From an optimization exercise on the open Yosys and OpenROAD flow, aimed at small area; shortcuts taken in it are not production practice. Function was checked by simulation only, so behaviour that the tests miss may differ from the original. Not every run is shown, and edits may drop behaviour that the tests do not exercise.

`run.sh`:
```
#!/bin/bash
# synth_recipe.tcl (not shown) runs the flow's synth.tcl, then flattens the netlist and writes it again
# the make line also repeats each setting of config.mk as NAME=value (left out here)
make -C /OpenROAD-flow-scripts/flow DESIGN_CONFIG=/design/flow/config.mk WORK_HOME=/design/flow/orfs CLKGATE_MAP_FILE= SYNTH_SCRIPT=/design/flow/synth_recipe.tcl finish
```
`config.mk`:
```
export PLATFORM = sky130hd
export DESIGN_NAME = fir_filter_wo_axis
export DESIGN_NICKNAME = fir_filter_wo_axis
export VERILOG_FILES = /design/flow/design.v
export SDC_FILE = /design/flow/constraint.sdc
export NUM_CORES = 4
export LEC_CHECK = 0
export CAP_MARGIN = 20
export CORE_MARGIN = 2
export CORE_UTILIZATION = 40
export PLACE_DENSITY = 0.6
export SLEW_MARGIN = 20
```
`constraint.sdc`:
```
create_clock -name core_clock -period 10.0 [get_ports {clk}]
set_input_delay 2.0000 -clock core_clock [delete_from_list [all_inputs] [get_ports {clk}]]
set_output_delay 2.0000 -clock core_clock [all_outputs]
set_load 0.01 [all_outputs]
```
`design.v`:
```
`timescale 1ns/ 1ps
module fir_filter_wo_axis #(
  parameter DATA_WIDTH  = 16
  )(
  input                                     clk,
  input                                     reset,
  input      signed [DATA_WIDTH -1 : 0]     fir_data_in,
  input                                     enable_fir,
  output reg signed [DATA_WIDTH * 2- 1 : 0] fir_data_out  
);
  reg  signed [DATA_WIDTH - 1 : 0]   buff0, buff1, buff2, buff3, buff4, buff5, buff6, buff7, buff8, buff9, buff10, buff11, buff12, buff13, buff14;
  reg  signed [2*DATA_WIDTH - 1 : 0] acc0, acc1, acc2, acc3, acc4, acc5, acc6, acc7, acc8, acc9, acc10, acc11, acc12, acc13, acc14;
  wire signed [DATA_WIDTH - 1 : 0]   tap0, tap1, tap2, tap3, tap4, tap5, tap6, tap7, tap8, tap9, tap10, tap11, tap12, tap13, tap14;
  assign tap0  = 16'hfe64;
  assign tap1  = 16'hfc8a; 
  assign tap2  = 16'hfc04; 
  assign tap3  = 16'hff93; 
  assign tap4  = 16'h0883; 
  assign tap5  = 16'h14ef; 
  assign tap6  = 16'h1ff7; 
  assign tap7  = 16'h2463; 
  assign tap8  = 16'h1ff7; 
  assign tap9  = 16'h14ef;
  assign tap10 = 16'h0883; 
  assign tap11 = 16'hff93; 
  assign tap12 = 16'hfc04; 
  assign tap13 = 16'hfc8a; 
  assign tap14 = 16'hfe64;
  always @(posedge clk or posedge reset) begin
    if (reset == 1'b1) begin
      buff0 <= 0; buff1 <= 0; buff2 <= 0; buff3 <= 0; buff4 <= 0;
      buff5 <= 0; buff6 <= 0; buff7 <= 0; buff8 <= 0; buff9 <= 0;
      buff10 <= 0; buff11 <= 0; buff12 <= 0; buff13 <= 0; buff14 <= 0;
      acc0 <= 0; acc1 <= 0; acc2 <= 0; acc3 <= 0; acc4 <= 0;
      acc5 <= 0; acc6 <= 0; acc7 <= 0; acc8 <= 0; acc9 <= 0;
      acc10 <= 0; acc11 <= 0; acc12 <= 0; acc13 <= 0; acc14 <= 0;
    end else if (enable_fir == 1'b1) begin
      buff0         <= fir_data_in;
      acc0          <= tap0 * buff0;
      buff1         <= buff0;
      acc1          <= tap1 * buff1;
      buff2         <= buff1;
      acc2          <= tap2 * buff2;
      buff3         <= buff2;
      acc3          <= tap3 * buff3;
      buff4         <= buff3;
      acc4          <= tap4 * buff4;
      buff5         <= buff4;
      acc5          <= tap5 * buff5;
      buff6         <= buff5;
      acc6          <= tap6 * buff6;
      buff7         <= buff6;
      acc7          <= tap7 * buff7;
      buff8         <= buff7;
      acc8          <= tap8 * buff8;
      buff9         <= buff8;
      acc9          <= tap9 * buff9;
      buff10        <= buff9;
      acc10         <= tap10 * buff10;
      buff11        <= buff10;
      acc11         <= tap11 * buff11;
      buff12        <= buff11;
      acc12         <= tap12 * buff12;
      buff13        <= buff12;
      acc13         <= tap13 * buff13;
      buff14        <= buff13;
      acc14         <= tap14 * buff14;
    end
  end
  always @(posedge clk or posedge reset) begin
    if (reset == 1'b1) begin
      fir_data_out <= 0;
    end else if (enable_fir) begin
       fir_data_out <= acc0 + acc1 + acc2 + acc3 + acc4 + acc5 + acc6 + acc7 + acc8 + acc9 + acc10 + acc11 + acc12 + acc13 + acc14;
    end
  end   
endmodule
```
==> impl_metrics.csv, run 1 <==
group,metric,value,unit
status,status,"finished clean",
synth,yosysTopAreaCellShare,27.9,%
global_routing,grt_pass1_wl,337000,um
cts,cts_made_buffers,86,
setup_path,cp-startpoint,"buff13[2]",
die,die_w,456,um
sta,fin_worst_skew,34.3,ps
synth,async_flop_share,100,%
cts,h-tree-depth,3,
synth,synth_area_per_cell,10.0,sq um
final_layout,nets,10600,
synth,synth_edf_count,0,
setup_path,rr_startpoint,"buff13[2]",
setup_path,crit_end,"fir_data_out[28]",
synth,synthAdderAreaFrac,47.5,%
drt,ant_nets,0,
synth,ys_ff_latch,647,
sta,drv_slew,0,
drt,drtIter0Drc,3071,
die,die_h,456,um
synth,synth_top_area_cell,"fa_1",
sta,finalSetupViolCount,0,
synth,synth-xor-area-share,4.28,%
final_layout,final_common_cell,"inv_1",
sta,fin_crit,6830,ps
sta,hold-worst-slack,488,ps
die,rows,165,
setup_path,r2r_slack,3170,ps
sta,tightest_slew,1040,ps
die,initial_core_util,40.3,%
synth,synth_compound_area_share,9.30,%
setup_path,worstSetupEndpointType,"flip-flop",
setup_path,cp.required,10600,ps
placed_design,gp_congestion,0.918,
cts,cts_hold_buf,0,
drt,drc,0,
global_routing,antenna_found_initial,2,
synth,netlist_area,81600,sq um
setup_path,critPathLaunchType,"flip-flop",
die,die_area,208000,sq um
min_path,worstHoldPathType,"reg2reg",
sta,fin_crit_sh,68.3,%
cts,cts_setup_buffers,0,
final_layout,drive_gt1_share,5.47,%
cts,cts_tree,"yes",
job,max_cap_viol_count,0,
synth,synth_top_family_by_area,"adder cells",
synth,yosys_most_used_dff,"dfrtp_1",
cts,cts_sinks,647,
cts,cts_resized,0,
final_layout,finalNonFillerCells,10900,
synth,synthCells,8136,
setup_path,crit_fanout,5,
final_layout,area_growth,8.12,%
placed_design,dp.cells,10800,
global_routing,grt_overflow_total,0,
synth,yosysUniqueCellTypes,94,
drt,via_per_inst,5.00,
sta,fmax,0.146,GHz
setup_path,worstSetupPathType,"reg2reg",
cts,root_buffer,"clkbuf_16",
drt,drt-wirelength-per-cell,19.3,um
synth,synthSimpleGateAreaFrac,5.70,%
die,io_pins,51,
placed_design,io_buffers,50,
cts,clkSlewWorstSetupHoldPaths,60,ps
global_routing,grt_max_degree,188,
synth,ys_top_cells_by_area,"fa_1, dfrtp_1, ha_1",
sta,rsz0062_at_grt,"no",
sta,relSlewSlack,30.4,%
drt,drt_first_pass_iters,6,
setup_path,reg2regPathDepth,20,
placed_design,dp_hpwl,174000,um
setup_path,reg2reg_to,"fir_data_out[28]",
final_layout,num-fill-cells,19200,
die,coreArea,202000,sq um
cts,cts_max_path_buffers,3,
run 1: sequential cells by signal, indices dropped and copies added, names as in the netlist, 28 cells and up:
signal        count
acc7             31
acc4             28
fir_data_out     32
acc5             29
acc10            28
acc6             30
acc8             30
acc9             30
run 1: through the flow:
stage	util (%)	TNS, ps	cell area [sq um]	setup WS (ps)
floorplan	-	-543890	81600	-841
global placement	42.1	0	85200	3350
detailed placement	42.1	0	85200	3280
CTS	43.6	0	88200	3260
global route	43.6	0	88200	2890
finish	43.6	0	88200	3170
run 1: cells by family after synthesis:
family	count (synthesis)
adders and majority gates	2415
buffers and inverters	2173
AOI/OAI and AO/OA	1225
and+or+nand+nor	1032
DFF	647
xor gates and xnor gates	399
muxes	245
run 1: critical path: stages (launching register included):
cell and delay (ps):
dfrtp_1 440, inv_1 130, fa_1 540, fa_1 550, inv_1 50, fa_1 500, fa_1 580, fa_1 440
fa_1 450, ha_1 230, fa_1 470, a21o_1 190, a21oi_1 230, a21oi_1 210, o2111ai_1 350, nand3_1 250
a211oi_1 390, o21bai_1 170, a21oi_1 200, xnor2_1 80, mux2_2 270
run 1: metal layers:
layer  global-route usage, %  vias to the layer above  wire [um]
met4                    7.15                        0       7630
met5                       0                        -          0
met3                    2.11                      247       7970
met1                    28.7                    27500      95900
met2                    34.2                      959      99000
li1                        -                    25900          -
run 1: worst min path at each step:
stage                     cells after the start     start       end  slack, ps
after floorplan                               2  acc1[21]  acc1[21]        450
after global placement                        1  acc3[17]  acc3[17]        470
after detailed placement                      2  acc1[21]  acc1[21]        470
after CTS                                     2  acc1[21]  acc1[21]        480
after global routing                          2  acc4[16]  acc4[16]        510
final                                         2  acc1[21]  acc1[21]        490
run 1: layout make-up:
| cell class | count | area [sq um] | share of cell area, % |
|---|---|---|---|
| inverter | 2036 | 7650 | 8.67 |
| clock buffer | 118 | 2520 | 2.85 |
| tap | 2672 | 3340 | 3.79 |
| timing repair buffer | 82 | 796 | 0.902 |
| sequential | 647 | 16200 | 18.4 |
| antenna | 1 | 2.50 | 0.00284 |
| multi-input combinational | 5316 | 57200 | 64.8 |
| clock inverter | 39 | 503 | 0.570 |
run 1: synthesized netlist by cell type, types with 8 or more instances:
cell type / n
o211ai_1: 22
or3_1: 29
o21ai_0: 463
o31ai_1: 19
a211o_1: 21
xnor2_1: 318
nand4_1: 16
xor2_1: 81
o2111ai_1: 10
mux2i_1: 44
o21ai_1: 27
nor2_1: 202
inv_1: 2035
a211oi_1: 35
nor2b_1: 26
a41o_1: 8
nor4_1: 8
nor3_1: 63
nand2b_1: 28
a21o_1: 104
a31oi_1: 38
ha_1: 1278
buf_1: 19
or2_2: 21
mux2_2: 201
and3_1: 27
a21oi_1: 271
nand2_1: 488
nand3_1: 68
dfrtp_1: 647
a31o_2: 17
clkbuf_1: 115
o21bai_1: 50
o22ai_1: 13
fa_1: 1137
and2_1: 21
o21a_1: 33
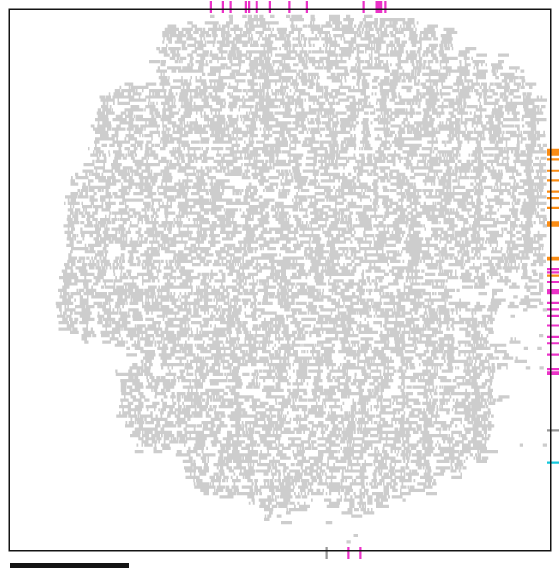
run_1/io_placement.png
Bar = 100 um. Pins as bars across the die edge, other pins in grey.
[magenta] `fir_data_out` | pins: 32 | direction: output | edge: 16 right, 14 top, 2 bottom
[orange] `fir_data_in` | pins: 16 | direction: input | edge: right
[cyan] `clk` | pins: 1 | direction: input | edge: right

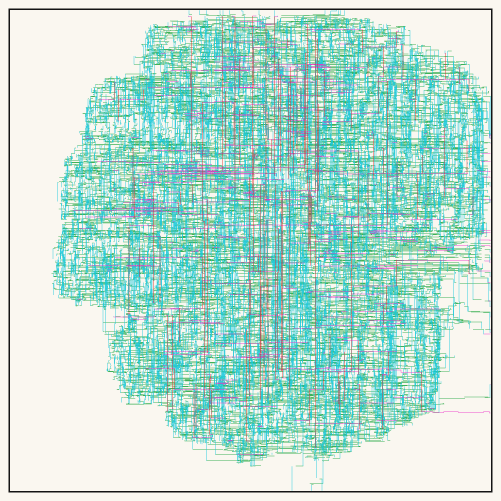
run_1/wires.png
[green] metal 1 | wire length: 95.9 mm
[magenta] metal 3 | wire length: 7970 um
[red] metal 4 | wire length: 7630 um
[cyan] metal 2 | wire length: 99.0 mm

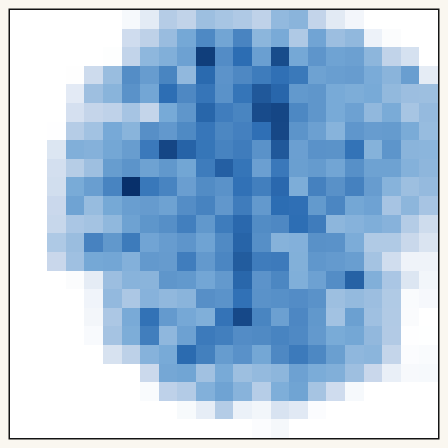
run_1/metal_density.png
23 x 23 tiles, from white (low) to dark blue (high), scaled to the fullest tile. Values are wire area over tile area, all layers added.
mean over tiles: 0.16
tiles over half the peak: 41%
nearly empty tiles: 25%

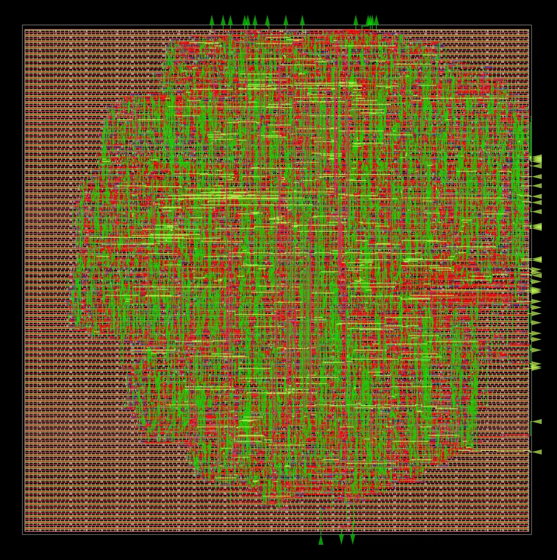
run_1/routing.png
Met2 Wirelength: 99000 um
global-route usage over all layers: 20.8%
drt total wl: 210000 um
total number of vias: 54600
WL met1: 95900 um

--- run 2: outline of the changes from run 1 ---
design.v: 77 -> 1506 lines; modules unchanged: 0
  fir_filter_wo_axis: edited, 76 -> 1497 lines
  fir_fa: new, 4 lines
  fir_ha: new, 4 lines
==> module fir_fa as of run 2 <==
module fir_fa (input a, input b, input ci, output s, output co);
  assign s  = a ^ b ^ ci;
  assign co = (a & b) | (a & ci) | (b & ci);
endmodule
==> module fir_ha as of run 2 <==
module fir_ha (input a, input b, output s, output co);
  assign s  = a ^ b;
  assign co = a & b;
endmodule
--- a/config.mk
+++ b/config.mk
@@ -6,7 +6,10 @@
 export NUM_CORES = 4
 export LEC_CHECK = 0
+export ABC_AREA = 1
 export CAP_MARGIN = 20
 export CORE_MARGIN = 2
-export CORE_UTILIZATION = 40
+export CORE_UTILIZATION = 50
 export PLACE_DENSITY = 0.6
 export SLEW_MARGIN = 20
+export SYNTH_HIERARCHICAL = 1
+export SYNTH_MINIMUM_KEEP_SIZE = 0
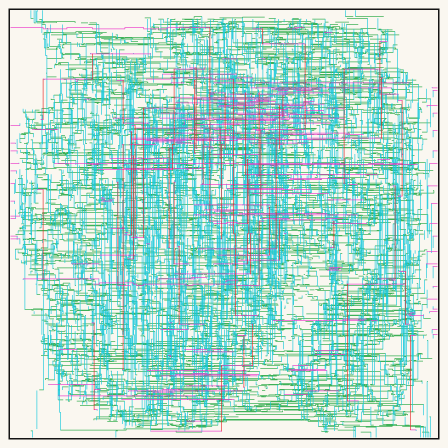
run_2/wires.png
[magenta] metal 3 | wire length: 4380 um
[cyan] metal 2 | wire length: 32.1 mm
[red] metal 4 | wire length: 2140 um
[green] metal 1 | wire length: 29.3 mm

==> run 2 against run 1 <==
Worst hold slack worse by 16 ps. Largest cell class unchanged. Still clean on timing, DRC and antenna. Design area down 68%. Die area down 74%. Synthesized cell count down 72%. Sequential share of layout area up 7.1 points. Clock-buffer cell count down 65. Critical path depth up 8.
==> impl_metrics.csv, run 2 <==
group,metric,value,unit
synth,yosysUniqueCellTypes,36,
synth,synth_most_common_cell,"fa_1",
cts,h-tree-depth,2,
final_layout,nets,3009,
cts,cts_hold_buf,0,
cts,cts_made_buffers,37,
synth,yosys_most_used_dff,"dfrtp_1",
synth,yosysTopAreaCellShare,47.6,%
setup_path,reg2regPathDepth,28,
synth,seq_area_frac_synth,27.8,%
setup_path,reg2reg_to,"fir_data_out[25]",
synth,async_flop_share,100,%
final_layout,final_cell_mix,"fa_1, nand2_1, inv_1, dfrtp_1, o21ai_0",
synth,synth_top_area_cell,"fa_1",
sta,finalHoldViolations,0,
min_path,worstHoldPathType,"reg2reg",
synth,ys_ff_latch,288,
die,initial_core_util,50.6,%
sta,fin_worst_skew,32.0,ps
final_layout,design_area,28300,sq um
drt,vias,15900,
placed_design,place_area,27000,sq um
synth,synth_area_per_cell,11.3,sq um
drt,drt-wirelength-per-cell,22.4,um
cts,cts_resized,0,
global_routing,grt_pass1_wl,106000,um
die,die_w,232,um
drt,ant_nets,0,
placed_design,gp_congestion,0.932,
cts,cts_sinks,288,
synth,yosysWarnings,7,
synth,ys_top_cells_by_area,"fa_1, dfrtp_1, nand2_1",
drt,drc,0,
synth,synthTopCellsByCount,"fa_1, nand2_1, inv_1",
synth,synth_edf_count,0,
setup_path,cp-startpoint,"b13[0]",
final_layout,largest_reg_flops,32,
die,coreArea,51200,sq um
job,max_cap_viol_count,0,
sta,finalSetupViolCount,0,
drt,met3_length,4380,um
sta,fmax,0.113,GHz
sta,tightest_slew,1050,ps
die,die_area,53600,sq um
sta,tns,0,ps
die,io_pins,51,
setup_path,worstSetupEndpointType,"flip-flop",
sta,fin_crit_sh,88.1,%
cts,root_buffer,"clkbuf_16",
final_layout,regMostFlops,"fir_data_out",
cts,clkSlewWorstSetupHoldPaths,60,ps
status,status,"finished clean",
final_layout,antenna_cells,0,
setup_path,rr_startpoint,"b13[0]",
setup_path,critPathLaunchType,"flip-flop",
setup_path,r2r_slack,1190,ps
sta,fin_crit,8810,ps
setup_path,critPathMostFrequentCell,"fa_1",
setup_path,cp.required,10440,ps
sta,relSlewSlack,30.1,%
cts,cts_setup_buffers,0,
final_layout,drive_gt1_share,3.95,%
setup_path,crit_slowest_cell,"fa_1",
global_routing,grt_overflow_total,0,
drt,drtIter0Drc,1180,
placed_design,dp_hpwl,56900,um
sta,drv_slew,0,
placed_design,io_buffers,50,
drt,drt_first_pass_iters,5,
global_routing,grt_pass1_vias,17700,
global_routing,grt_max_degree,131,
cts,cts_max_path_buffers,3,
global_routing,antenna_found_initial,0,
sta,rsz0062_at_grt,"no",
cts,clkLatencyLatePin,570,ps
setup_path,crit_end,"fir_data_out[25]",
setup_path,crit_path_max_incr_delay,580,ps
synth,synthCells,2291,
cts,cts_tree,"yes",
final_layout,final_common_cell,"fa_1",
die,die_h,232,um
drt,via_per_inst,5.23,
setup_path,worstSetupPathType,"reg2reg",
setup_path,crit_fanout,4,
die,rows,83,
final_layout,area_growth,9.17,%
synth,netlist_area,25900,sq um
setup_path,critPathArrivalTime,9250,ps
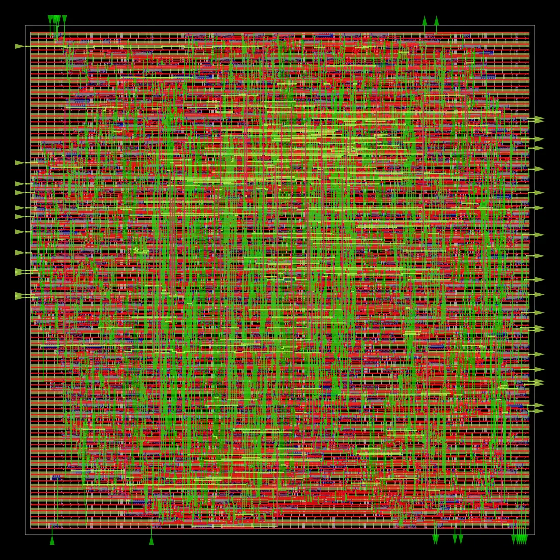
run_2/routing.png
global-route usage over all layers: 27.1%
Top Layer Used: met4
Met2 Wirelength: 32100 um
drt total wl: 67800 um
WL met1: 29300 um

[run 2: cell count changes in the layout (fill, tap and decap cells not counted), sizes merged, moves of 106 or more]
cell   change
dfrtp    -359
a21oi    -262
fa       -522
o21ai    -254
mux2     -201
xnor2    -307
a21o     -106
inv     -1696
nor2     -157
ha      -1230
[run 2: cells by family (layout without fill, tap and decap cells)]
kind of cell	count (synthesis)	in the layout	share of synthesized area (%)
simple gates	652	652	10.2
other cells	1	3	0.0145
fa+ha+maj	663	663	49.9
buf+inv	407	469	6.21
flops	288	288	27.8
xor+xnor	22	22	0.744
compound gates	258	258	5.08
[run 2: routing by layer]
layer,global-route usage [%],vias to the layer above
met2,42.5,445
met5,0,-
li1,-,6992
met1,37.6,8321
met3,6.78,114
met4,7.92,0
[run 2: worst max-delay path, delay by kind of cell (launching register included)]
kind          cells  cell delay [ps]
fa+ha+maj        17             7170
simple gates      9              980
flops             1              410
buf+inv           2              100
[run 2: per-module statistics from Yosys (local to each module, per instance)]
| module | copies in the design | flip-flops and latches | cell area [sq um] |
|---|---|---|---|
| fir_filter_wo_axis | 1 | 288 | 13200 |
| fir_ha | 28 | 0 | 12.5 |
| fir_fa | 614 | 0 | 20.0 |
[run 2: worst min-delay path by stage]
| stage | end | cells past startpoint | slack, ps | from |
|---|---|---|---|---|
| after global routing | fir_data_out[24] | 2 | 500 | fir_data_out[24] |
| after detailed placement | b0[15] | 2 | 460 | b0[15] |
| after global placement | fir_data_out[0] | 2 | 460 | fir_data_out[0] |
| after floorplan | b0[15] | 2 | 440 | b0[15] |
| final | b0[15] | 2 | 470 | b0[15] |
| after CTS | b0[15] | 2 | 470 | b0[15] |
[run 2: area by class of cell]
type / count / area, sq um
clock buffers: 53 / 1060
clock inverters: 14 / 195
fillers: 4462 / 22900
inverters: 344 / 1310
multi-input cells: 1598 / 17100
flip-flops and latches: 288 / 7210
well taps: 680 / 851
repair buffers: 58 / 564
[run 2: through the flow]
step | setup slack (ps) | utilization [%] | cells | hold slack (ps)
floorplan | 51.0 | - | 2293 | 442
global placement | 1260 | 52.7 | 2968 | 457
detailed placement | 1250 | 52.7 | 2968 | 464
CTS | 1200 | 55.2 | 3035 | 475
global route | 817 | 55.2 | 3035 | 496
finish | 1190 | 55.2 | 3035 | 472

## port drivers added, routing unchanged
How much do the figures lean on ideal ports? The routed layouts below were timed once more, with nothing changed but the port constraints. Step 1 (the two cells are an assumption about what drives the block):
set clk [get_ports {clk}]
set_driving_cell -lib_cell sky130_fd_sc_hd__clkbuf_16 $clk
set_driving_cell -lib_cell sky130_fd_sc_hd__buf_2 [delete_from_list [all_inputs] $clk]
Step 2 times the ports against the registers' clock, not the clock port: input delays grow and output delays shrink by t, the midpoint of the rising clock arrivals with the driver on. Slacks: ideal / step 1 / step 2; pairs: ideal / step 1.
run	shift t [ns]	slack for setup (ns)	worst setup path at the end	latest minus earliest clock arrival (ns)	slew at the worst register clock pin (ns)
run 1	0.797	3.172 / 3.172 / 3.172	register to register	0.036 / 0.036	0.07 / 0.07
run 2	0.612	1.185 / 1.185 / 1.185	register to register	0.032 / 0.032	0.07 / 0.07
After both steps every run listed still meets setup and hold.
